Background: an optimization exercise with open tools, aiming at small area, a short achievable clock period and few clock cycles. Do not read the settings as production practice. The RTL was checked by simulation tests, not by an equivalence proof against the original design. Power figures rest on the tool's default switching activity, not on a simulated workload.

[design/flow/config.mk]
export PLATFORM = sky130hd
export DESIGN_NAME = minimax
export DESIGN_NICKNAME = minimax
export VERILOG_FILES = /design/flow/design.v
export SDC_FILE = /design/flow/constraint.sdc
export NUM_CORES = 4
export LEC_CHECK = 0
export CAP_MARGIN = 20
export CORE_MARGIN = 2
export CORE_UTILIZATION = 40
export SLEW_MARGIN = 20
[design/flow/constraint.sdc]
create_clock -name core_clock -period 11.0 [get_ports {clk}]
set_input_delay 2.2000 -clock core_clock [delete_from_list [all_inputs] [get_ports {clk}]]
set_output_delay 2.2000 -clock core_clock [all_outputs]
set_load 0.01 [all_outputs]
[design/flow/design.v]
`timescale 1ns / 1ps
module score(
	 score,
	 grid, ai, opponent, clk
    );
output [8:0] score;
input [83:0] grid;
input [6:0] ai;
input [6:0] opponent;
input clk;
reg [8:0] score_r;
assign score = score_r;
wire clk;
wire [2:0] aithrees;
wire aifour;
reg aivert;
wire aihoriz;
reg [3:0] aihoriz_r;
assign aihoriz = |aihoriz_r;
wire aidiagup;
reg [3:0] aidiagup_r;
assign aidiagup = |aidiagup_r;
wire aidiagdown;
reg [3:0] aidiagdown_r;
assign aidiagdown = |aidiagdown_r;
assign aifour = aivert | aihoriz | aidiagup | aidiagdown;
reg aivert3;
reg [2:0] aihoriz3_r;
reg [2:0] aidiagup3_r;
reg [2:0] aidiagdown3_r;
assign aithrees = aihoriz3_r[2] + aihoriz3_r[1] + aihoriz3_r[0] + aidiagup3_r[2] + aidiagup3_r[1] + aidiagup3_r[0] + aidiagdown3_r[2] + aidiagdown3_r[1] + aidiagdown3_r[0] + aivert3;
wire [2:0] opponentthrees;
wire opponentfour;
reg opponentvert;
wire opponenthoriz;
reg [3:0] opponenthoriz_r;
assign opponenthoriz = |opponenthoriz_r;
wire opponentdiagup;
reg [3:0] opponentdiagup_r;
assign opponentdiagup = |opponentdiagup_r;
wire opponentdiagdown;
reg [3:0] opponentdiagdown_r;
assign opponentdiagdown = |opponentdiagdown_r;
assign opponentfour = opponentvert | opponenthoriz | opponentdiagup | opponentdiagdown;
reg opponentvert3;
reg [2:0] opponenthoriz3_r;
reg [2:0] opponentdiagup3_r;
reg [2:0] opponentdiagdown3_r;
assign opponentthrees = opponenthoriz3_r[2] + opponenthoriz3_r[1] + opponenthoriz3_r[0] + opponentdiagup3_r[2] + opponentdiagup3_r[1] + opponentdiagup3_r[0] + opponentdiagdown3_r[2] + opponentdiagdown3_r[1] + opponentdiagdown3_r[0] + opponentvert3;
always @ (*)
  begin
    if(ai > 41)
	 begin
	   aivert = grid[ai + 1  - 1] & grid[ai + 1  - 15] & grid[ai + 1  - 29] & grid[ai + 1  - 43];
	 end
	 else
	 begin
	   aivert = 0;
	 end
	 if(ai == 83 || ai == 69 || ai == 55 || ai == 41 || ai == 27 || ai == 13)
	 begin
	   aihoriz_r[0] = grid[ai + 1  - 1] & grid[ai + 1  - 3] & grid[ai + 1  - 5] & grid[ai + 1  - 7];
	   aihoriz_r[3:1] = 0;
	 end
	 else if(ai == 81 || ai == 67 || ai == 53 || ai == 39 || ai == 25 || ai == 11)
	 begin
		aihoriz_r[0] = grid[ai + 1  - 1] & grid[ai + 1  - 3] & grid[ai + 1  - 5] & grid[ai + 1  - 7];
	   aihoriz_r[1] = grid[ai + 1  - 1] & grid[ai + 1  - 3] & grid[ai + 1  - 5] & grid[ai + 1  + 1];
      aihoriz_r[3:2] = 0;
    end
	 else if(ai == 79 || ai == 65 || ai == 51 || ai == 37 || ai == 23 || ai == 9)
	 begin
		aihoriz_r[0] = grid[ai + 1  - 1] & grid[ai + 1  - 3] & grid[ai + 1  - 5] & grid[ai + 1  - 7];
	   aihoriz_r[1] = grid[ai + 1  - 1] & grid[ai + 1  - 3] & grid[ai + 1  - 5] & grid[ai + 1  + 1];
      aihoriz_r[2] = grid[ai + 1  - 1] & grid[ai + 1  - 3] & grid[ai + 1  + 3] & grid[ai + 1  + 1];
		aihoriz_r[3] = 0;
    end
	 else if(ai == 77 || ai == 63 || ai == 49 || ai == 35 || ai == 21 || ai == 7)
	 begin
		aihoriz_r[0] = grid[ai + 1  - 1] & grid[ai + 1  - 3] & grid[ai + 1  - 5] & grid[ai + 1  - 7];
	   aihoriz_r[1] = grid[ai + 1  - 1] & grid[ai + 1  - 3] & grid[ai + 1  - 5] & grid[ai + 1  + 1];
      aihoriz_r[2] = grid[ai + 1  - 1] & grid[ai + 1  - 3] & grid[ai + 1  + 3] & grid[ai + 1  + 1];
		aihoriz_r[3] = grid[ai + 1  - 1] & grid[ai + 1  + 5] & grid[ai + 1  + 3] & grid[ai + 1  + 1];
    end
	 else if(ai == 75 || ai == 61 || ai == 47 || ai == 33 || ai == 19 || ai == 5)
    begin
		aihoriz_r[0] = 0;
	   aihoriz_r[1] = grid[ai + 1  - 1] & grid[ai + 1  - 3] & grid[ai + 1  - 5] & grid[ai + 1  + 1];
      aihoriz_r[2] = grid[ai + 1  - 1] & grid[ai + 1  - 3] & grid[ai + 1  + 3] & grid[ai + 1  + 1];
		aihoriz_r[3] = grid[ai + 1  - 1] & grid[ai + 1  + 5] & grid[ai + 1  + 3] & grid[ai + 1  + 1];
    end
	 else if(ai == 73 || ai == 59 || ai == 45 || ai == 31 || ai == 17 || ai == 3)
	 begin
		aihoriz_r[1:0] = 0;     
	   aihoriz_r[2] = grid[ai + 1  - 1] & grid[ai + 1  - 3] & grid[ai + 1  + 3] & grid[ai + 1  + 1];
		aihoriz_r[3] = grid[ai + 1  - 1] & grid[ai + 1  + 5] & grid[ai + 1  + 3] & grid[ai + 1  + 1];
    end
	 else if(ai == 71 || ai == 57 || ai == 43 || ai == 29 || ai == 15 || ai == 1)
	 begin  
		aihoriz_r[2:0] = 0;
		aihoriz_r[3] = grid[ai + 1  - 1] & grid[ai + 1  + 5] & grid[ai + 1  + 3] & grid[ai + 1  + 1];
    end
	 else
	 begin
	   aihoriz_r = 0;
	 end
	 if(ai == 77 || ai == 75|| ai == 73 || ai == 71 || ai == 57 || ai == 43)
	 begin
	   aidiagup_r[0] = grid[ai + 1  - 1] & grid[ai + 1  - 13] & grid[ai + 1  - 25] & grid[ai + 1  - 37];
	   aidiagup_r[3:1] = 0;
	 end
	 else if(ai == 63 || ai == 61 || ai == 59 || ai == 45)
	 begin
	   aidiagup_r[0] = grid[ai + 1  - 1] & grid[ai + 1  - 13] & grid[ai + 1  - 25] & grid[ai + 1  - 37];
	   aidiagup_r[1] = grid[ai + 1  - 1] & grid[ai + 1  - 13] & grid[ai + 1  - 25] & grid[ai + 1  + 11];
      aidiagup_r[3:2] = 0;
    end
	 else if(ai == 49 || ai == 47)
	 begin
	   aidiagup_r[0] = grid[ai + 1  - 1] & grid[ai + 1  - 13] & grid[ai + 1  - 25] & grid[ai + 1  - 37];
	   aidiagup_r[1] = grid[ai + 1  - 1] & grid[ai + 1  - 13] & grid[ai + 1  - 25] & grid[ai + 1  + 11];
      aidiagup_r[2] = grid[ai + 1  - 1] & grid[ai + 1  - 13] & grid[ai + 1  + 23] & grid[ai + 1  + 11];
      aidiagup_r[3] = 0;
	 end
	 else if(ai == 13 || ai == 11 || ai == 9 || ai == 7 || ai == 27 || ai == 41)
	 begin
		aidiagup_r[0] = 0;
	   aidiagup_r[1] = 0;
      aidiagup_r[2] = 0;
      aidiagup_r[3] = grid[ai + 1  - 1] & grid[ai + 1  + 35] & grid[ai + 1  + 23] & grid[ai + 1  + 11];
	 end
	 else if(ai == 25 || ai == 23 || ai == 21 || ai == 39)
	 begin
	   aidiagup_r[0] = 0;
	   aidiagup_r[1] = 0;
      aidiagup_r[2] = grid[ai + 1  - 1] & grid[ai + 1  - 13] & grid[ai + 1  + 23] & grid[ai + 1  + 11];
      aidiagup_r[3] = grid[ai + 1  - 1] & grid[ai + 1  + 35] & grid[ai + 1  + 23] & grid[ai + 1  + 11];
	 end
	 else if(ai == 37 || ai == 35)
	 begin
	   aidiagup_r[0] = 0;
	   aidiagup_r[1] = grid[ai + 1  - 1] & grid[ai + 1  - 13] & grid[ai + 1  - 25] & grid[ai + 1  + 11];
      aidiagup_r[2] = grid[ai + 1  - 1] & grid[ai + 1  - 13] & grid[ai + 1  + 23] & grid[ai + 1  + 11];
      aidiagup_r[3] = grid[ai + 1  - 1] & grid[ai + 1  + 35] & grid[ai + 1  + 23] & grid[ai + 1  + 11];
	 end
	 else if(ai == 51 || ai == 33)
	 begin
	   aidiagup_r[0] = 0;
	   aidiagup_r[1] = grid[ai + 1  - 1] & grid[ai + 1  - 13] & grid[ai + 1  - 25] & grid[ai + 1  + 11];
      aidiagup_r[2] = grid[ai + 1  - 1] & grid[ai + 1  - 13] & grid[ai + 1  + 23] & grid[ai + 1  + 11];
      aidiagup_r[3] = 0;
	 end
	 else if(ai == 19 || ai == 53)
	 begin
	   aidiagup_r[0] = 0;
	   aidiagup_r[1] = 0;
      aidiagup_r[2] = grid[ai + 1  - 1] & grid[ai + 1  - 13] & grid[ai + 1  + 23] & grid[ai + 1  + 11];
      aidiagup_r[3] = 0;
	 end
	 else if(ai == 65 || ai == 31)
	 begin
	   aidiagup_r[0] = 0;
	   aidiagup_r[1] = grid[ai + 1  - 1] & grid[ai + 1  - 13] & grid[ai + 1  - 25] & grid[ai + 1  + 11];
      aidiagup_r[2] = 0;
      aidiagup_r[3] = 0;    
	 end
	 else
	 begin
	   aidiagup_r = 0;
	 end
	 if(ai == 7 || ai == 5 || ai == 3 || ai == 1 || ai == 15 || ai == 29)
	 begin
	   aidiagdown_r[0] = grid[ai + 1  - 1] & grid[ai + 1  + 15] & grid[ai + 1  + 31] & grid[ai + 1  + 47];
	   aidiagdown_r[3:1] = 0;
	 end
	 else if(ai == 21 || ai == 19 || ai == 17 || ai == 31)
	 begin
      aidiagdown_r[0] = grid[ai + 1  - 1] & grid[ai + 1  + 15] & grid[ai + 1  + 31] & grid[ai + 1  + 47];
	   aidiagdown_r[1] = grid[ai + 1  - 1] & grid[ai + 1  + 15] & grid[ai + 1  + 31] & grid[ai + 1  - 17];
      aidiagdown_r[3:2] = 0;
    end
	 else if(ai == 35 || ai == 33)
	 begin
	   aidiagdown_r[0] = grid[ai + 1  - 1] & grid[ai + 1  + 15] & grid[ai + 1  + 31] & grid[ai + 1  + 47];
	   aidiagdown_r[1] = grid[ai + 1  - 1] & grid[ai + 1  + 15] & grid[ai + 1  + 31] & grid[ai + 1  - 17];
      aidiagdown_r[2] = grid[ai + 1  - 1] & grid[ai + 1  + 15] & grid[ai + 1  - 33] & grid[ai + 1  - 17];
	   aidiagdown_r[3] = 0;
	 end
	 else if(ai == 83 || ai == 81 || ai == 79 || ai == 77 || ai == 69 || ai == 55)
	 begin
		aidiagdown_r[0] = 0;
	   aidiagdown_r[1] = 0;
      aidiagdown_r[2] = 0;
      aidiagdown_r[3] = grid[ai + 1  - 1] & grid[ai + 1  - 49] & grid[ai + 1  - 33] & grid[ai + 1  - 17];
    end
	 else if(ai == 67 || ai == 65 || ai == 63 || ai == 53)
	 begin
	   aidiagdown_r[0] = 0;
	   aidiagdown_r[1] = 0;
      aidiagdown_r[2] = grid[ai + 1  - 1] & grid[ai + 1  + 15] & grid[ai + 1  - 33] & grid[ai + 1  - 17];
	   aidiagdown_r[3] = grid[ai + 1  - 1] & grid[ai + 1  - 49] & grid[ai + 1  - 33] & grid[ai + 1  - 17];
	 end
	 else if(ai == 51 || ai == 49)
	 begin
	   aidiagdown_r[0] = 0;
      aidiagdown_r[1] = grid[ai + 1  - 1] & grid[ai + 1  + 15] & grid[ai + 1  + 31] & grid[ai + 1  - 17];
      aidiagdown_r[2] = grid[ai + 1  - 1] & grid[ai + 1  + 15] & grid[ai + 1  - 33] & grid[ai + 1  - 17];
      aidiagdown_r[3] = grid[ai + 1  - 1] & grid[ai + 1  - 49] & grid[ai + 1  - 33] & grid[ai + 1  - 17];
	 end
	 else if(ai == 37 || ai == 47)
	 begin
	   aidiagdown_r[0] = 0;
      aidiagdown_r[1] = grid[ai + 1  - 1] & grid[ai + 1  + 15] & grid[ai + 1  + 31] & grid[ai + 1  - 17];
      aidiagdown_r[2] = grid[ai + 1  - 1] & grid[ai + 1  + 15] & grid[ai + 1  - 33] & grid[ai + 1  - 17];
      aidiagdown_r[3] = 0;
	 end
	 else if(ai == 61 || ai == 39)
	 begin
	   aidiagdown_r[0] = 0;
	   aidiagdown_r[1] = 0;
      aidiagdown_r[2] = grid[ai + 1  - 1] & grid[ai + 1  + 15] & grid[ai + 1  - 33] & grid[ai + 1  - 17];
      aidiagdown_r[3] = 0;
	 end
	 else if(ai == 23 || ai == 45)
	 begin
	   aidiagdown_r[0] = 0;
      aidiagdown_r[1] = grid[ai + 1  - 1] & grid[ai + 1  + 15] & grid[ai + 1  + 31] & grid[ai + 1  - 17];
      aidiagdown_r[2] = 0;
      aidiagdown_r[3] = 0;    
	 end
	 else
	 begin
	   aidiagdown_r = 0;
	 end
    if(ai > 27)
	 begin
	   aivert3 = grid[ai + 1  - 1] & grid[ai + 1  - 15] & grid[ai + 1  - 29];
	 end
	 else
	 begin
	   aivert3 = 0;
	 end
	 if(ai == 83 || ai == 69 || ai == 55 || ai == 41 || ai == 27 || ai == 13)
	 begin
	   aihoriz3_r[0] = grid[ai + 1  - 1] & grid[ai + 1  - 3] & grid[ai + 1  - 5];
	   aihoriz3_r[2:1] = 0;
	 end
	 else if(ai == 81 || ai == 67 || ai == 53 || ai == 39 || ai == 25 || ai == 11)
	 begin
		aihoriz3_r[0] = grid[ai + 1  - 1] & grid[ai + 1  - 3] & grid[ai + 1  - 5];
	   aihoriz3_r[1] = grid[ai + 1  - 1] & grid[ai + 1  - 3] & grid[ai + 1  + 1];
      aihoriz3_r[2] = 0;
    end
	 else if(ai == 79 || ai == 65 || ai == 51 || ai == 37 || ai == 23 || ai == 9 || ai == 77 || ai == 63 || ai == 49 || ai == 35 || ai == 21 || ai == 7 || ai == 75 || ai == 61 || ai == 47 || ai == 33 || ai == 19 || ai == 5)
	 begin
		aihoriz3_r[0] = grid[ai + 1  - 1] & grid[ai + 1  - 3] & grid[ai + 1  - 5];
	   aihoriz3_r[1] = grid[ai + 1  - 1] & grid[ai + 1  - 3] & grid[ai + 1  + 1];
      aihoriz3_r[2] = grid[ai + 1  - 1] & grid[ai + 1  + 3] & grid[ai + 1  + 1];
    end
	 else if(ai == 73 || ai == 59 || ai == 45 || ai == 31 || ai == 17 || ai == 3)
	 begin
		aihoriz3_r[0] = 0;     
	   aihoriz3_r[1] = grid[ai + 1  - 1] & grid[ai + 1  - 3] & grid[ai + 1  + 1];
      aihoriz3_r[2] = grid[ai + 1  - 1] & grid[ai + 1  + 3] & grid[ai + 1  + 1];
    end
	 else if(ai == 71 || ai == 57 || ai == 43 || ai == 29 || ai == 15 || ai == 1)
	 begin  
		aihoriz3_r[1:0] = 0;
		aihoriz3_r[2] = grid[ai + 1  - 1] & grid[ai + 1  + 3] & grid[ai + 1  + 1];
    end
	 else
	 begin
	   aihoriz3_r = 0;
	 end
	 if(ai == 79 || ai == 77 || ai == 75|| ai == 73 || ai == 71 || ai == 57 || ai == 43 || ai == 29)
	 begin
	   aidiagup3_r[0] = grid[ai + 1  - 1] & grid[ai + 1  - 13] & grid[ai + 1  - 25];
	   aidiagup3_r[2:1] = 0;
	 end
	 else if(ai == 65 || ai == 63 || ai == 61 || ai == 59 || ai == 45 || ai == 31)
	 begin
	   aidiagup3_r[0] = grid[ai + 1  - 1] & grid[ai + 1  - 13] & grid[ai + 1  - 25];
	   aidiagup3_r[1] = grid[ai + 1  - 1] & grid[ai + 1  - 13] & grid[ai + 1  + 11];
      aidiagup3_r[2] = 0;
    end
	 else if(ai == 51 || ai == 49 || ai == 47 || ai == 37 || ai == 35 || ai == 33)
	 begin
	   aidiagup3_r[0] = grid[ai + 1  - 1] & grid[ai + 1  - 13] & grid[ai + 1  - 25];
	   aidiagup3_r[1] = grid[ai + 1  - 1] & grid[ai + 1  - 13] & grid[ai + 1  + 11];
      aidiagup3_r[2] = grid[ai + 1  - 1] & grid[ai + 1  + 23] & grid[ai + 1  + 11];
	 end
	 else if(ai == 13 || ai == 11 || ai == 9 || ai == 7 || ai == 5 || ai == 27 || ai == 41 || ai == 55)
	 begin
		aidiagup3_r[0] = 0;
	   aidiagup3_r[1] = 0;
      aidiagup3_r[2] = grid[ai + 1  - 1] & grid[ai + 1  + 23] & grid[ai + 1  + 11];
	 end
	 else if(ai == 25 || ai == 23 || ai == 21 || ai == 19 || ai == 39 ||ai == 53)
	 begin
	   aidiagup3_r[0] = 0;
	   aidiagup3_r[1] = grid[ai + 1  - 1] & grid[ai + 1  - 13] & grid[ai + 1  + 11];
      aidiagup3_r[2] = grid[ai + 1  - 1] & grid[ai + 1  + 23] & grid[ai + 1  + 11];
	 end
	 else if(ai == 17 || ai == 67)
	 begin
	   aidiagup3_r[0] = 0;
	   aidiagup3_r[1] = grid[ai + 1  - 1] & grid[ai + 1  - 13] & grid[ai + 1  + 11];
      aidiagup3_r[2] = 0;
	 end
	 else
	 begin
	   aidiagup3_r = 0;
	 end
	 if(ai == 9 || ai == 7 || ai == 5|| ai == 3 || ai == 1 || ai == 15 || ai == 29 || ai == 43)
	 begin
	 	aidiagdown3_r[0] = grid[ai + 1  - 1] & grid[ai + 1  + 15] & grid[ai + 1  + 31];
	   aidiagdown3_r[2:1] = 0;
	 end
	 else if(ai == 23 || ai == 21 || ai == 19 || ai == 17 || ai == 31 || ai == 45)
	 begin
	 	aidiagdown3_r[0] = grid[ai + 1  - 1] & grid[ai + 1  + 15] & grid[ai + 1  + 31];
	   aidiagdown3_r[1] = grid[ai + 1  - 1] & grid[ai + 1  + 15] & grid[ai + 1  - 17];
      aidiagdown3_r[2] = 0;
    end
	 else if(ai == 51 || ai == 49 || ai == 47 || ai == 37 || ai == 35 || ai == 33)
	 begin
	 	aidiagdown3_r[0] = grid[ai + 1  - 1] & grid[ai + 1  + 15] & grid[ai + 1  + 31];
	   aidiagdown3_r[1] = grid[ai + 1  - 1] & grid[ai + 1  + 15] & grid[ai + 1  - 17];
      aidiagdown3_r[2] = grid[ai + 1  - 1] & grid[ai + 1  - 33] & grid[ai + 1  - 17];
	 end
	 else if(ai == 83 || ai == 81 || ai == 79 || ai == 77 || ai == 75 || ai == 69 || ai == 55 || ai == 41)
	 begin
		aidiagdown3_r[0] = 0;
	   aidiagdown3_r[1] = 0;
      aidiagdown3_r[2] = grid[ai + 1  - 1] & grid[ai + 1  - 33] & grid[ai + 1  - 17];
	 end
	 else if(ai == 67 || ai == 65 || ai == 63 || ai == 61 || ai == 53 ||ai == 39)
	 begin
	   aidiagdown3_r[0] = 0;
	   aidiagdown3_r[1] = grid[ai + 1  - 1] & grid[ai + 1  + 15] & grid[ai + 1  - 17];
      aidiagdown3_r[2] = grid[ai + 1  - 1] & grid[ai + 1  - 33] & grid[ai + 1  - 17];
	 end
	 else if(ai == 59 || ai == 25)
	 begin
	   aidiagdown3_r[0] = 0;
	   aidiagdown3_r[1] = grid[ai + 1  - 1] & grid[ai + 1  + 15] & grid[ai + 1  - 17];
      aidiagdown3_r[2] = 0;
	 end
	 else
	 begin
	   aidiagdown3_r = 0;
	 end
    if(opponent + 1 > 41)
	 begin
	   opponentvert = grid[opponent + 1 - 1] & grid[opponent + 1 - 15] & grid[opponent + 1 - 29] & grid[opponent + 1 - 43];
	 end
	 else
	 begin
	   opponentvert = 0;
	 end
	 if(opponent + 1 == 83 || opponent + 1 == 69 || opponent + 1 == 55 || opponent + 1 == 41 || opponent + 1 == 27 || opponent + 1 == 13)
	 begin
	   opponenthoriz_r[0] = grid[opponent + 1 - 1] & grid[opponent + 1 - 3] & grid[opponent + 1 - 5] & grid[opponent + 1 - 7];
	   opponenthoriz_r[3:1] = 0;
	 end
	 else if(opponent + 1 == 81 || opponent + 1 == 67 || opponent + 1 == 53 || opponent + 1 == 39 || opponent + 1 == 25 || opponent + 1 == 11)
	 begin
		opponenthoriz_r[0] = grid[opponent + 1 - 1] & grid[opponent + 1 - 3] & grid[opponent + 1 - 5] & grid[opponent + 1 - 7];
	   opponenthoriz_r[1] = grid[opponent + 1 - 1] & grid[opponent + 1 - 3] & grid[opponent + 1 - 5] & grid[opponent + 1 + 1];
      opponenthoriz_r[3:2] = 0;
    end
	 else if(opponent + 1 == 79 || opponent + 1 == 65 || opponent + 1 == 51 || opponent + 1 == 37 || opponent + 1 == 23 || opponent + 1 == 9)
	 begin
		opponenthoriz_r[0] = grid[opponent + 1 - 1] & grid[opponent + 1 - 3] & grid[opponent + 1 - 5] & grid[opponent + 1 - 7];
	   opponenthoriz_r[1] = grid[opponent + 1 - 1] & grid[opponent + 1 - 3] & grid[opponent + 1 - 5] & grid[opponent + 1 + 1];
      opponenthoriz_r[2] = grid[opponent + 1 - 1] & grid[opponent + 1 - 3] & grid[opponent + 1 + 3] & grid[opponent + 1 + 1];
		opponenthoriz_r[3] = 0;
    end
	 else if(opponent + 1 == 77 || opponent + 1 == 63 || opponent + 1 == 49 || opponent + 1 == 35 || opponent + 1 == 21 || opponent + 1 == 7)
	 begin
		opponenthoriz_r[0] = grid[opponent + 1 - 1] & grid[opponent + 1 - 3] & grid[opponent + 1 - 5] & grid[opponent + 1 - 7];
	   opponenthoriz_r[1] = grid[opponent + 1 - 1] & grid[opponent + 1 - 3] & grid[opponent + 1 - 5] & grid[opponent + 1 + 1];
      opponenthoriz_r[2] = grid[opponent + 1 - 1] & grid[opponent + 1 - 3] & grid[opponent + 1 + 3] & grid[opponent + 1 + 1];
		opponenthoriz_r[3] = grid[opponent + 1 - 1] & grid[opponent + 1 + 5] & grid[opponent + 1 + 3] & grid[opponent + 1 + 1];
    end
	 else if(opponent + 1 == 75 || opponent + 1 == 61 || opponent + 1 == 47 || opponent + 1 == 33 || opponent + 1 == 19 || opponent + 1 == 5)
    begin
		opponenthoriz_r[0] = 0;
	   opponenthoriz_r[1] = grid[opponent + 1 - 1] & grid[opponent + 1 - 3] & grid[opponent + 1 - 5] & grid[opponent + 1 + 1];
      opponenthoriz_r[2] = grid[opponent + 1 - 1] & grid[opponent + 1 - 3] & grid[opponent + 1 + 3] & grid[opponent + 1 + 1];
		opponenthoriz_r[3] = grid[opponent + 1 - 1] & grid[opponent + 1 + 5] & grid[opponent + 1 + 3] & grid[opponent + 1 + 1];
    end
	 else if(opponent + 1 == 73 || opponent + 1 == 59 || opponent + 1 == 45 || opponent + 1 == 31 || opponent + 1 == 17 || opponent + 1 == 3)
	 begin
		opponenthoriz_r[1:0] = 0;     
	   opponenthoriz_r[2] = grid[opponent + 1 - 1] & grid[opponent + 1 - 3] & grid[opponent + 1 + 3] & grid[opponent + 1 + 1];
		opponenthoriz_r[3] = grid[opponent + 1 - 1] & grid[opponent + 1 + 5] & grid[opponent + 1 + 3] & grid[opponent + 1 + 1];
    end
	 else if(opponent + 1 == 71 || opponent + 1 == 57 || opponent + 1 == 43 || opponent + 1 == 29 || opponent + 1 == 15 || opponent + 1 == 1)
	 begin  
		opponenthoriz_r[2:0] = 0;
		opponenthoriz_r[3] = grid[opponent + 1 - 1] & grid[opponent + 1 + 5] & grid[opponent + 1 + 3] & grid[opponent + 1 + 1];
    end
	 else
	 begin
	   opponenthoriz_r = 0;
	 end
	 if(opponent + 1 == 77 || opponent + 1 == 75|| opponent + 1 == 73 || opponent + 1 == 71 || opponent + 1 == 57 || opponent + 1 == 43)
	 begin
	   opponentdiagup_r[0] = grid[opponent + 1 - 1] & grid[opponent + 1 - 13] & grid[opponent + 1 - 25] & grid[opponent + 1 - 37];
	   opponentdiagup_r[3:1] = 0;
	 end
	 else if(opponent + 1 == 63 || opponent + 1 == 61 || opponent + 1 == 59 || opponent + 1 == 45)
	 begin
	   opponentdiagup_r[0] = grid[opponent + 1 - 1] & grid[opponent + 1 - 13] & grid[opponent + 1 - 25] & grid[opponent + 1 - 37];
	   opponentdiagup_r[1] = grid[opponent + 1 - 1] & grid[opponent + 1 - 13] & grid[opponent + 1 - 25] & grid[opponent + 1 + 11];
      opponentdiagup_r[3:2] = 0;
    end
	 else if(opponent + 1 == 49 || opponent + 1 == 47)
	 begin
	   opponentdiagup_r[0] = grid[opponent + 1 - 1] & grid[opponent + 1 - 13] & grid[opponent + 1 - 25] & grid[opponent + 1 - 37];
	   opponentdiagup_r[1] = grid[opponent + 1 - 1] & grid[opponent + 1 - 13] & grid[opponent + 1 - 25] & grid[opponent + 1 + 11];
      opponentdiagup_r[2] = grid[opponent + 1 - 1] & grid[opponent + 1 - 13] & grid[opponent + 1 + 23] & grid[opponent + 1 + 11];
      opponentdiagup_r[3] = 0;
	 end
	 else if(opponent + 1 == 13 || opponent + 1 == 11 || opponent + 1 == 9 || opponent + 1 == 7 || opponent + 1 == 27 || opponent + 1 == 41)
	 begin
		opponentdiagup_r[0] = 0;
	   opponentdiagup_r[1] = 0;
      opponentdiagup_r[2] = 0;
      opponentdiagup_r[3] = grid[opponent + 1 - 1] & grid[opponent + 1 + 35] & grid[opponent + 1 + 23] & grid[opponent + 1 + 11];
	 end
	 else if(opponent + 1 == 25 || opponent + 1 == 23 || opponent + 1 == 21 || opponent + 1 == 39)
	 begin
	   opponentdiagup_r[0] = 0;
	   opponentdiagup_r[1] = 0;
      opponentdiagup_r[2] = grid[opponent + 1 - 1] & grid[opponent + 1 - 13] & grid[opponent + 1 + 23] & grid[opponent + 1 + 11];
      opponentdiagup_r[3] = grid[opponent + 1 - 1] & grid[opponent + 1 + 35] & grid[opponent + 1 + 23] & grid[opponent + 1 + 11];
	 end
	 else if(opponent + 1 == 37 || opponent + 1 == 35)
	 begin
	   opponentdiagup_r[0] = 0;
	   opponentdiagup_r[1] = grid[opponent + 1 - 1] & grid[opponent + 1 - 13] & grid[opponent + 1 - 25] & grid[opponent + 1 + 11];
      opponentdiagup_r[2] = grid[opponent + 1 - 1] & grid[opponent + 1 - 13] & grid[opponent + 1 + 23] & grid[opponent + 1 + 11];
      opponentdiagup_r[3] = grid[opponent + 1 - 1] & grid[opponent + 1 + 35] & grid[opponent + 1 + 23] & grid[opponent + 1 + 11];
	 end
	 else if(opponent + 1 == 51 || opponent + 1 == 33)
	 begin
	   opponentdiagup_r[0] = 0;
	   opponentdiagup_r[1] = grid[opponent + 1 - 1] & grid[opponent + 1 - 13] & grid[opponent + 1 - 25] & grid[opponent + 1 + 11];
      opponentdiagup_r[2] = grid[opponent + 1 - 1] & grid[opponent + 1 - 13] & grid[opponent + 1 + 23] & grid[opponent + 1 + 11];
      opponentdiagup_r[3] = 0;
	 end
	 else if(opponent + 1 == 19 || opponent + 1 == 53)
	 begin
	   opponentdiagup_r[0] = 0;
	   opponentdiagup_r[1] = 0;
      opponentdiagup_r[2] = grid[opponent + 1 - 1] & grid[opponent + 1 - 13] & grid[opponent + 1 + 23] & grid[opponent + 1 + 11];
      opponentdiagup_r[3] = 0;
	 end
	 else if(opponent + 1 == 65 || opponent + 1 == 31)
	 begin
	   opponentdiagup_r[0] = 0;
	   opponentdiagup_r[1] = grid[opponent + 1 - 1] & grid[opponent + 1 - 13] & grid[opponent + 1 - 25] & grid[opponent + 1 + 11];
      opponentdiagup_r[2] = 0;
      opponentdiagup_r[3] = 0;    
	 end
	 else
	 begin
	   opponentdiagup_r = 0;
	 end
	 if(opponent + 1 == 7 || opponent + 1 == 5 || opponent + 1 == 3 || opponent + 1 == 1 || opponent + 1 == 15 || opponent + 1 == 29)
	 begin
	   opponentdiagdown_r[0] = grid[opponent + 1 - 1] & grid[opponent + 1 + 15] & grid[opponent + 1 + 31] & grid[opponent + 1 + 47];
	   opponentdiagdown_r[3:1] = 0;
	 end
	 else if(opponent + 1 == 21 || opponent + 1 == 19 || opponent + 1 == 17 || opponent + 1 == 31)
	 begin
      opponentdiagdown_r[0] = grid[opponent + 1 - 1] & grid[opponent + 1 + 15] & grid[opponent + 1 + 31] & grid[opponent + 1 + 47];
	   opponentdiagdown_r[1] = grid[opponent + 1 - 1] & grid[opponent + 1 + 15] & grid[opponent + 1 + 31] & grid[opponent + 1 - 17];
      opponentdiagdown_r[3:2] = 0;
    end
	 else if(opponent + 1 == 35 || opponent + 1 == 33)
	 begin
	   opponentdiagdown_r[0] = grid[opponent + 1 - 1] & grid[opponent + 1 + 15] & grid[opponent + 1 + 31] & grid[opponent + 1 + 47];
	   opponentdiagdown_r[1] = grid[opponent + 1 - 1] & grid[opponent + 1 + 15] & grid[opponent + 1 + 31] & grid[opponent + 1 - 17];
      opponentdiagdown_r[2] = grid[opponent + 1 - 1] & grid[opponent + 1 + 15] & grid[opponent + 1 - 33] & grid[opponent + 1 - 17];
	   opponentdiagdown_r[3] = 0;
	 end
	 else if(opponent + 1 == 83 || opponent + 1 == 81 || opponent + 1 == 79 || opponent + 1 == 77 || opponent + 1 == 69 || opponent + 1 == 55)
	 begin
		opponentdiagdown_r[0] = 0;
	   opponentdiagdown_r[1] = 0;
      opponentdiagdown_r[2] = 0;
      opponentdiagdown_r[3] = grid[opponent + 1 - 1] & grid[opponent + 1 - 49] & grid[opponent + 1 - 33] & grid[opponent + 1 - 17];
    end
	 else if(opponent + 1 == 67 || opponent + 1 == 65 || opponent + 1 == 63 || opponent + 1 == 53)
	 begin
	   opponentdiagdown_r[0] = 0;
	   opponentdiagdown_r[1] = 0;
      opponentdiagdown_r[2] = grid[opponent + 1 - 1] & grid[opponent + 1 + 15] & grid[opponent + 1 - 33] & grid[opponent + 1 - 17];
	   opponentdiagdown_r[3] = grid[opponent + 1 - 1] & grid[opponent + 1 - 49] & grid[opponent + 1 - 33] & grid[opponent + 1 - 17];
	 end
	 else if(opponent + 1 == 51 || opponent + 1 == 49)
	 begin
	   opponentdiagdown_r[0] = 0;
      opponentdiagdown_r[1] = grid[opponent + 1 - 1] & grid[opponent + 1 + 15] & grid[opponent + 1 + 31] & grid[opponent + 1 - 17];
      opponentdiagdown_r[2] = grid[opponent + 1 - 1] & grid[opponent + 1 + 15] & grid[opponent + 1 - 33] & grid[opponent + 1 - 17];
      opponentdiagdown_r[3] = grid[opponent + 1 - 1] & grid[opponent + 1 - 49] & grid[opponent + 1 - 33] & grid[opponent + 1 - 17];
	 end
	 else if(opponent + 1 == 37 || opponent + 1 == 47)
	 begin
	   opponentdiagdown_r[0] = 0;
      opponentdiagdown_r[1] = grid[opponent + 1 - 1] & grid[opponent + 1 + 15] & grid[opponent + 1 + 31] & grid[opponent + 1 - 17];
      opponentdiagdown_r[2] = grid[opponent + 1 - 1] & grid[opponent + 1 + 15] & grid[opponent + 1 - 33] & grid[opponent + 1 - 17];
      opponentdiagdown_r[3] = 0;
	 end
	 else if(opponent + 1 == 61 || opponent + 1 == 39)
	 begin
	   opponentdiagdown_r[0] = 0;
	   opponentdiagdown_r[1] = 0;
      opponentdiagdown_r[2] = grid[opponent + 1 - 1] & grid[opponent + 1 + 15] & grid[opponent + 1 - 33] & grid[opponent + 1 - 17];
      opponentdiagdown_r[3] = 0;
	 end
	 else if(opponent + 1 == 23 || opponent + 1 == 45)
	 begin
	   opponentdiagdown_r[0] = 0;
      opponentdiagdown_r[1] = grid[opponent + 1 - 1] & grid[opponent + 1 + 15] & grid[opponent + 1 + 31] & grid[opponent + 1 - 17];
      opponentdiagdown_r[2] = 0;
      opponentdiagdown_r[3] = 0;    
	 end
	 else
	 begin
	   opponentdiagdown_r = 0;
	 end
    if(opponent + 1 > 27)
	 begin
	   opponentvert3 = grid[opponent + 1 - 1] & grid[opponent + 1 - 15] & grid[opponent + 1 - 29];
	 end
	 else
	 begin
	   opponentvert3 = 0;
	 end
	 if(opponent + 1 == 83 || opponent + 1 == 69 || opponent + 1 == 55 || opponent + 1 == 41 || opponent + 1 == 27 || opponent + 1 == 13)
	 begin
	   opponenthoriz3_r[0] = grid[opponent + 1 - 1] & grid[opponent + 1 - 3] & grid[opponent + 1 - 5];
	   opponenthoriz3_r[2:1] = 0;
	 end
	 else if(opponent + 1 == 81 || opponent + 1 == 67 || opponent + 1 == 53 || opponent + 1 == 39 || opponent + 1 == 25 || opponent + 1 == 11)
	 begin
		opponenthoriz3_r[0] = grid[opponent + 1 - 1] & grid[opponent + 1 - 3] & grid[opponent + 1 - 5];
	   opponenthoriz3_r[1] = grid[opponent + 1 - 1] & grid[opponent + 1 - 3] & grid[opponent + 1 + 1];
      opponenthoriz3_r[2] = 0;
    end
	 else if(opponent + 1 == 79 || opponent + 1 == 65 || opponent + 1 == 51 || opponent + 1 == 37 || opponent + 1 == 23 || opponent + 1 == 9 || opponent + 1 == 77 || opponent + 1 == 63 || opponent + 1 == 49 || opponent + 1 == 35 || opponent + 1 == 21 || opponent + 1 == 7 || opponent + 1 == 75 || opponent + 1 == 61 || opponent + 1 == 47 || opponent + 1 == 33 || opponent + 1 == 19 || opponent + 1 == 5)
	 begin
		opponenthoriz3_r[0] = grid[opponent + 1 - 1] & grid[opponent + 1 - 3] & grid[opponent + 1 - 5];
	   opponenthoriz3_r[1] = grid[opponent + 1 - 1] & grid[opponent + 1 - 3] & grid[opponent + 1 + 1];
      opponenthoriz3_r[2] = grid[opponent + 1 - 1] & grid[opponent + 1 + 3] & grid[opponent + 1 + 1];
    end
	 else if(opponent + 1 == 73 || opponent + 1 == 59 || opponent + 1 == 45 || opponent + 1 == 31 || opponent + 1 == 17 || opponent + 1 == 3)
	 begin
		opponenthoriz3_r[0] = 0;     
	   opponenthoriz3_r[1] = grid[opponent + 1 - 1] & grid[opponent + 1 - 3] & grid[opponent + 1 + 1];
      opponenthoriz3_r[2] = grid[opponent + 1 - 1] & grid[opponent + 1 + 3] & grid[opponent + 1 + 1];
    end
	 else if(opponent + 1 == 71 || opponent + 1 == 57 || opponent + 1 == 43 || opponent + 1 == 29 || opponent + 1 == 15 || opponent + 1 == 1)
	 begin  
		opponenthoriz3_r[1:0] = 0;
		opponenthoriz3_r[2] = grid[opponent + 1 - 1] & grid[opponent + 1 + 3] & grid[opponent + 1 + 1];
    end
	 else
	 begin
	   opponenthoriz3_r = 0;
	 end
	 if(opponent + 1 == 79 || opponent + 1 == 77 || opponent + 1 == 75|| opponent + 1 == 73 || opponent + 1 == 71 || opponent + 1 == 57 || opponent + 1 == 43 || opponent + 1 == 29)
	 begin
	   opponentdiagup3_r[0] = grid[opponent + 1 - 1] & grid[opponent + 1 - 13] & grid[opponent + 1 - 25];
	   opponentdiagup3_r[2:1] = 0;
	 end
	 else if(opponent + 1 == 65 || opponent + 1 == 63 || opponent + 1 == 61 || opponent + 1 == 59 || opponent + 1 == 45 || opponent + 1 == 31)
	 begin
	   opponentdiagup3_r[0] = grid[opponent + 1 - 1] & grid[opponent + 1 - 13] & grid[opponent + 1 - 25];
	   opponentdiagup3_r[1] = grid[opponent + 1 - 1] & grid[opponent + 1 - 13] & grid[opponent + 1 + 11];
      opponentdiagup3_r[2] = 0;
    end
	 else if(opponent + 1 == 51 || opponent + 1 == 49 || opponent + 1 == 47 || opponent + 1 == 37 || opponent + 1 == 35 || opponent + 1 == 33)
	 begin
	   opponentdiagup3_r[0] = grid[opponent + 1 - 1] & grid[opponent + 1 - 13] & grid[opponent + 1 - 25];
	   opponentdiagup3_r[1] = grid[opponent + 1 - 1] & grid[opponent + 1 - 13] & grid[opponent + 1 + 11];
      opponentdiagup3_r[2] = grid[opponent + 1 - 1] & grid[opponent + 1 + 23] & grid[opponent + 1 + 11];
	 end
	 else if(opponent + 1 == 13 || opponent + 1 == 11 || opponent + 1 == 9 || opponent + 1 == 7 || opponent + 1 == 5 || opponent + 1 == 27 || opponent + 1 == 41 || opponent + 1 == 55)
	 begin
		opponentdiagup3_r[0] = 0;
	   opponentdiagup3_r[1] = 0;
      opponentdiagup3_r[2] = grid[opponent + 1 - 1] & grid[opponent + 1 + 23] & grid[opponent + 1 + 11];
	 end
	 else if(opponent + 1 == 25 || opponent + 1 == 23 || opponent + 1 == 21 || opponent + 1 == 19 || opponent + 1 == 39 ||opponent + 1 == 53)
	 begin
	   opponentdiagup3_r[0] = 0;
	   opponentdiagup3_r[1] = grid[opponent + 1 - 1] & grid[opponent + 1 - 13] & grid[opponent + 1 + 11];
      opponentdiagup3_r[2] = grid[opponent + 1 - 1] & grid[opponent + 1 + 23] & grid[opponent + 1 + 11];
	 end
	 else if(opponent + 1 == 17 || opponent + 1 == 67)
	 begin
	   opponentdiagup3_r[0] = 0;
	   opponentdiagup3_r[1] = grid[opponent + 1 - 1] & grid[opponent + 1 - 13] & grid[opponent + 1 + 11];
      opponentdiagup3_r[2] = 0;
	 end
	 else
	 begin
	   opponentdiagup3_r = 0;
	 end
	 if(opponent + 1 == 9 || opponent + 1 == 7 || opponent + 1 == 5|| opponent + 1 == 3 || opponent + 1 == 1 || opponent + 1 == 15 || opponent + 1 == 29 || opponent + 1 == 43)
	 begin
	 	opponentdiagdown3_r[0] = grid[opponent + 1 - 1] & grid[opponent + 1 + 15] & grid[opponent + 1 + 31];
	   opponentdiagdown3_r[2:1] = 0;
	 end
	 else if(opponent + 1 == 23 || opponent + 1 == 21 || opponent + 1 == 19 || opponent + 1 == 17 || opponent + 1 == 31 || opponent + 1 == 45)
	 begin
	 	opponentdiagdown3_r[0] = grid[opponent + 1 - 1] & grid[opponent + 1 + 15] & grid[opponent + 1 + 31];
	   opponentdiagdown3_r[1] = grid[opponent + 1 - 1] & grid[opponent + 1 + 15] & grid[opponent + 1 - 17];
      opponentdiagdown3_r[2] = 0;
    end
	 else if(opponent + 1 == 51 || opponent + 1 == 49 || opponent + 1 == 47 || opponent + 1 == 37 || opponent + 1 == 35 || opponent + 1 == 33)
	 begin
	 	opponentdiagdown3_r[0] = grid[opponent + 1 - 1] & grid[opponent + 1 + 15] & grid[opponent + 1 + 31];
	   opponentdiagdown3_r[1] = grid[opponent + 1 - 1] & grid[opponent + 1 + 15] & grid[opponent + 1 - 17];
      opponentdiagdown3_r[2] = grid[opponent + 1 - 1] & grid[opponent + 1 - 33] & grid[opponent + 1 - 17];
	 end
	 else if(opponent + 1 == 83 || opponent + 1 == 81 || opponent + 1 == 79 || opponent + 1 == 77 || opponent + 1 == 75 || opponent + 1 == 69 || opponent + 1 == 55 || opponent + 1 == 41)
	 begin
		opponentdiagdown3_r[0] = 0;
	   opponentdiagdown3_r[1] = 0;
      opponentdiagdown3_r[2] = grid[opponent + 1 - 1] & grid[opponent + 1 - 33] & grid[opponent + 1 - 17];
	 end
	 else if(opponent + 1 == 67 || opponent + 1 == 65 || opponent + 1 == 63 || opponent + 1 == 61 || opponent + 1 == 53 ||opponent + 1 == 39)
	 begin
	   opponentdiagdown3_r[0] = 0;
	   opponentdiagdown3_r[1] = grid[opponent + 1 - 1] & grid[opponent + 1 + 15] & grid[opponent + 1 - 17];
      opponentdiagdown3_r[2] = grid[opponent + 1 - 1] & grid[opponent + 1 - 33] & grid[opponent + 1 - 17];
	 end
	 else if(opponent + 1 == 59 || opponent + 1 == 25)
	 begin
	   opponentdiagdown3_r[0] = 0;
	   opponentdiagdown3_r[1] = grid[opponent + 1 - 1] & grid[opponent + 1 + 15] & grid[opponent + 1 - 17];
      opponentdiagdown3_r[2] = 0;
	 end
	 else
	 begin
	   opponentdiagdown3_r = 0;
	 end
	 if(aifour)
	 begin
	   score_r = 9'b111111111;
	 end
	 else if(opponentfour)
	 begin
	   score_r = 0;
	 end
	 else
	 begin
	   if (ai % 14 > 7)
		begin
		  score_r = (200 + 10 * aithrees - 10 * opponentthrees + 14 - (ai % 14))% 512;
		end
		else
	   begin
		  score_r = (200 + 10 * aithrees - 10 * opponentthrees + ai % 14) % 512;
		end   
	 end
  end
endmodule
`timescale 1ns / 1ps
module minimax(
   opt, move,
   grid, column_counts, player, sw, clk
);
input [83:0] grid;
input [20:0] column_counts;
input player;
input sw;
input clk;
output [6:0] opt;
output move;
reg [83:0] grid_copy;
reg [83:0] grid_copy_2;
reg aimoved;
reg opponentmoved;
reg [6:0] ai;
reg [6:0] opponent;
reg [2:0] index;
reg move_r;
assign move = move_r;
reg initial_score;
reg [6:0] count;  
reg [2:0] column;
reg [6:0] opt_r;
assign opt = opt_r;
wire [8:0] optscore;
reg [8:0] optscore_r;
assign optscore = optscore_r;
wire [8:0] score;
wire [8:0] curscore;
reg [8:0] curscore_r;
assign curscore = curscore_r;
score score_(
   .score (score),
   .grid (grid_copy_2), .ai (ai), .opponent (opponent), .clk (clk)
    );
always @(posedge clk)
begin
  if (player == 0 || !sw)
  begin
    count = 0;
    move_r = 0;
    optscore_r = 0;
    opt_r = 1;
	 curscore_r = 0;
  end
  else if (count == 105)
  begin
    if(curscore >= optscore && aimoved)
    begin
      opt_r = ai;
      optscore_r = curscore_r;
    end
    move_r = 1;
    count = (count + 1) % 128;
  end
  else if (count > 105)
  begin
    move_r = 0;
  end
  else if (count % 15 == 0)
  begin
    if(count == 0)
    begin
      optscore_r = 0;
    end
    else if(curscore >= optscore && aimoved)
    begin
      opt_r = ai;
      optscore_r = curscore_r;
    end
	 initial_score = 1;
    if(column_counts[(count / 15)*3 + 2-:3] < 6)
    begin
	   column = (count / 15) % 8;
      grid_copy = grid;
      grid_copy[13 - (count / 15)*2 + column_counts[(count / 15)*3 + 2-:3] * 14-:2] = 2'b10;
      aimoved = 1;
      ai = (13 - (count / 15)*2 + column_counts[(count / 15)*3 + 2-:3] * 14) % 128;
    end
    else
    begin
      grid_copy = grid;
      aimoved = 0;
      ai = 1;
		column = 0;
    end
    count = (count + 1) % 128;
  end
  else if ((count % 15) % 2 == 1)
  begin
    if(aimoved)
	   begin
      if(column_counts[(((count % 15) - 1)/2)* 3 +2-:3] < 6 && (((count % 15) - 1)/2) != column)
      begin
        grid_copy_2 = grid_copy;
        grid_copy_2[14 - (count % 15) + column_counts[(((count % 15) - 1)/2)* 3 + 2-:3] * 14-:2] = 2'b01;
        opponentmoved = 1;
        opponent = (13 - (count % 15) + column_counts[(((count % 15) - 1)/2)* 3 + 2-:3] * 14)% 128;
      end
	   else if (ai < 70 && (((count % 15) - 1)/2) == column)
	   begin
	     grid_copy_2 = grid_copy;
        grid_copy_2[ai + 14-:2] = 2'b01;
        opponentmoved = 1;
        opponent = (ai + 13)% 128;
	   end
      else
      begin
        grid_copy_2 = grid_copy;
        opponentmoved = 0;
        opponent = 0;
      end
	 end
	 else
	 begin
	   grid_copy_2 = grid_copy;
      opponentmoved = 0;
      opponent = 0;
	 end
    count = (count + 1) % 128;
  end
  else
  begin
    if ((score < curscore || initial_score) && aimoved && opponentmoved)
    begin
      curscore_r = score;
		initial_score = 0;
    end
    count = (count + 1) % 128;
  end
end
endmodule
[design/flow/run.sh]
#!/bin/bash
# synth_recipe.tcl (not shown) runs the flow's synth.tcl, then flattens the netlist and writes it again
# the make line also repeats each setting of config.mk as NAME=value (left out here)
make -C /OpenROAD-flow-scripts/flow DESIGN_CONFIG=/design/flow/config.mk WORK_HOME=/design/flow/orfs CLKGATE_MAP_FILE= SYNTH_SCRIPT=/design/flow/synth_recipe.tcl finish
PDN straps and rails:
The bar under the picture is 100 µm long. Pins as bars on the die edge.
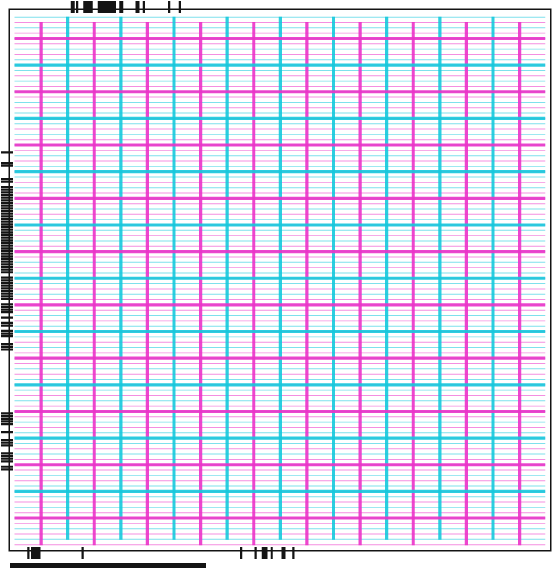
color	net
cyan	VDD
magenta	VSS
met1 rails	100
signal pins	116
rows	99
met4 straps	19
met5 straps	19
height of the die: 276 µm
Core ar.: 73000 µm²

Placed cells, one color a class:
Fill, decap, tap and diode cells in gray.
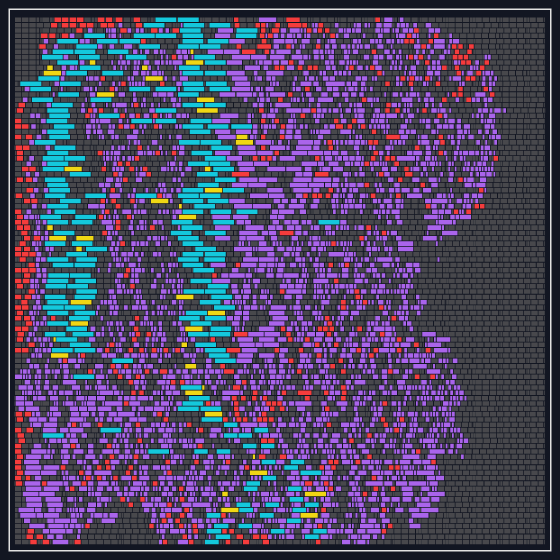
color	class	cells	share of their area
red	remaining buffers and delay cells	506	12%
purple	remaining logic cells	3125	67%
cyan	registers	219	18%
yellow	clock drivers and dummy loads	40	2.2%
Util after Layout: 48.9%
# rows: 99
Seq area share: 17.6%
Finished Cell Area: 35700 µm²

Routed clock nets over the placement:
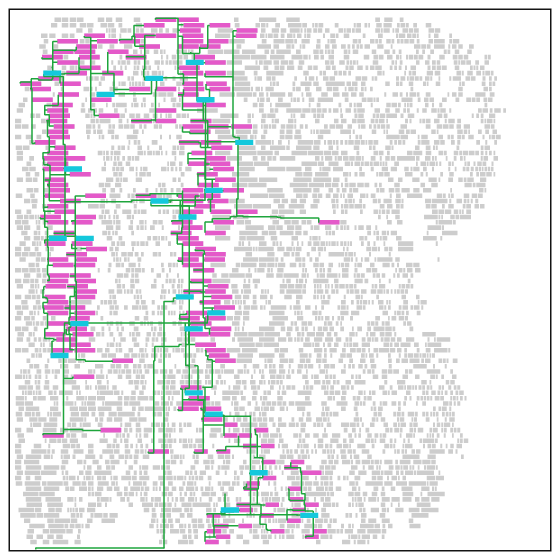
[green] clock wires | length: 3010 µm
[magenta] flip-flops | count: 219
[cyan] clock-net drivers | count: 22
routed clock nets	23
Final Skew: 40.8 ps
Skew-Pair Late Insertion Delay: 560 ps
Clk power: 0.807 mW

Metal layers overlaid:
Only two layers are drawn.
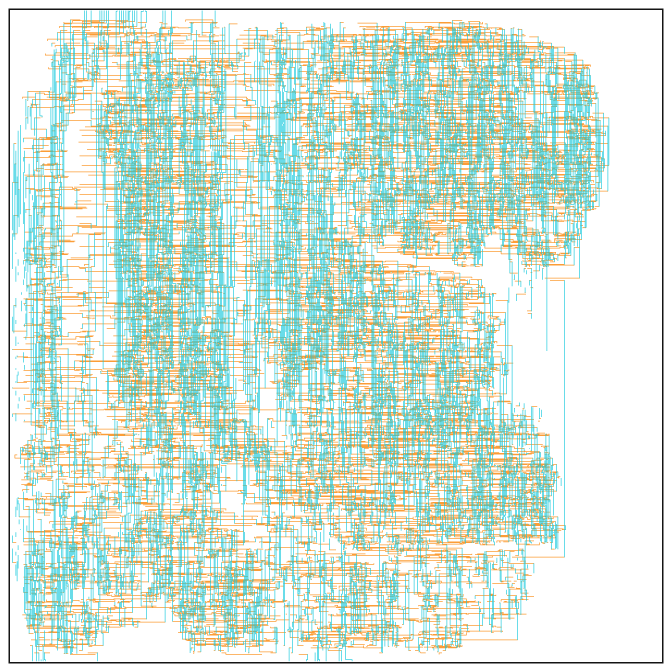
color	layer	wire length
cyan	M2	51.0 mm
orange	M1	48.7 mm
final WL: 114000 µm
WL per Instance: 23.5 µm

Track usage over the die:
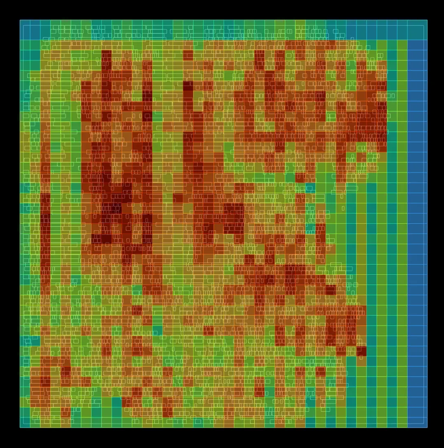
total track usage: 29.1%
M2 GR Usage: 45.8%
met3 usage: 3.34%
global-route met1 utilization: 40.4%
busiest grt layer: met2

==> results.sh <==
export IMPL_critPathMaxFanout=15
export IMPL_met1_length_um=48700
export IMPL_synth_cell_types=114
export IMPL_vias_per_cell=6.31
export IMPL_multi_input_area_share_pct=63.4
export IMPL_synth_compound_area_share_pct=24.5
export IMPL_synth_seq_cells=219
export IMPL_setup_viol=0
export IMPL_ios=116
export IMPL_die_x_um=276
export IMPL_place_congestion=1.02
export IMPL_avgSynthCellArea_um2=8.27
export IMPL_outcome="timing/DRC/antenna clean"
export IMPL_r2r_end="curscore_r[1]$_SDFFE_PP0P_"
export IMPL_largestClassByArea="multi-input gates"
export IMPL_comb_power_mw=3.22
export IMPL_final_cells=4849
export IMPL_cts_tree="done"
export IMPL_met3WireLength_um=8690
export IMPL_first_iter_violations=3355
export IMPL_syn_to_final_growth_pct=20.8
export IMPL_yosysTopAreaCell="edfxtp_1"
export IMPL_htree_levels=1
export IMPL_cap_violations=0
export IMPL_path_class="reg -> reg"
export IMPL_synth_area_um2=29500
export IMPL_vias=30613
export IMPL_non_clock_inverter_count=155
export IMPL_min_period_ps=10590
export IMPL_synth_top_family_by_area="compound AO/OA/AOI/OAI gates"
export IMPL_clkTransAtPathRegs_ps=70
export IMPL_slew_headroom_pct=18.8
export IMPL_clockPowerShare_pct=16.2
export IMPL_yosys_area_share_xor_xnor_pct=5.35
export IMPL_yosysSeqAreaShare_pct=21.2
export IMPL_synth_fp_nets=3842
export IMPL_die_area_um2=76000
export IMPL_synth_edff_count=187
export IMPL_synthTopCellsByArea="edfxtp_1 19%, mux4_2 7.3%, ha_1 5.9%, o21ai_0 4.4%, nand2_1 4.3%"
export IMPL_root_buffer="clkbuf_16"
Testbench counts, summed over its fixed seeds: cycles 51,360.

==> port drivers added, routing unchanged <==
The results above use ideal ports. As a check the final layout listed here was re-extracted and re-timed, cells and wires unchanged.
Step 1 assumes that a clkbuf_16 drives the clock port and a buf_2 every other input.
Step 2 adds t to the input delays and takes it off the output delays; t is the mean of the earliest and latest rising clock arrival at the registers after step 1. Input paths then give back, and output paths get back, about the clock's delay inside the block.
Three values: no drivers, after step 1, after step 2; two values: the first two.
shift t [ns]: 0.590
setup WS [ns]: 0.414 / 0.414 / 0.414
worst setup path at the end: register to register
slew at the worst register clock pin (ns): 0.09 / 0.09
After both steps this run still meets setup and hold. For this run, drivers alone change the setup slack by 0.000 ns; drivers and shift together by 0.000 ns.
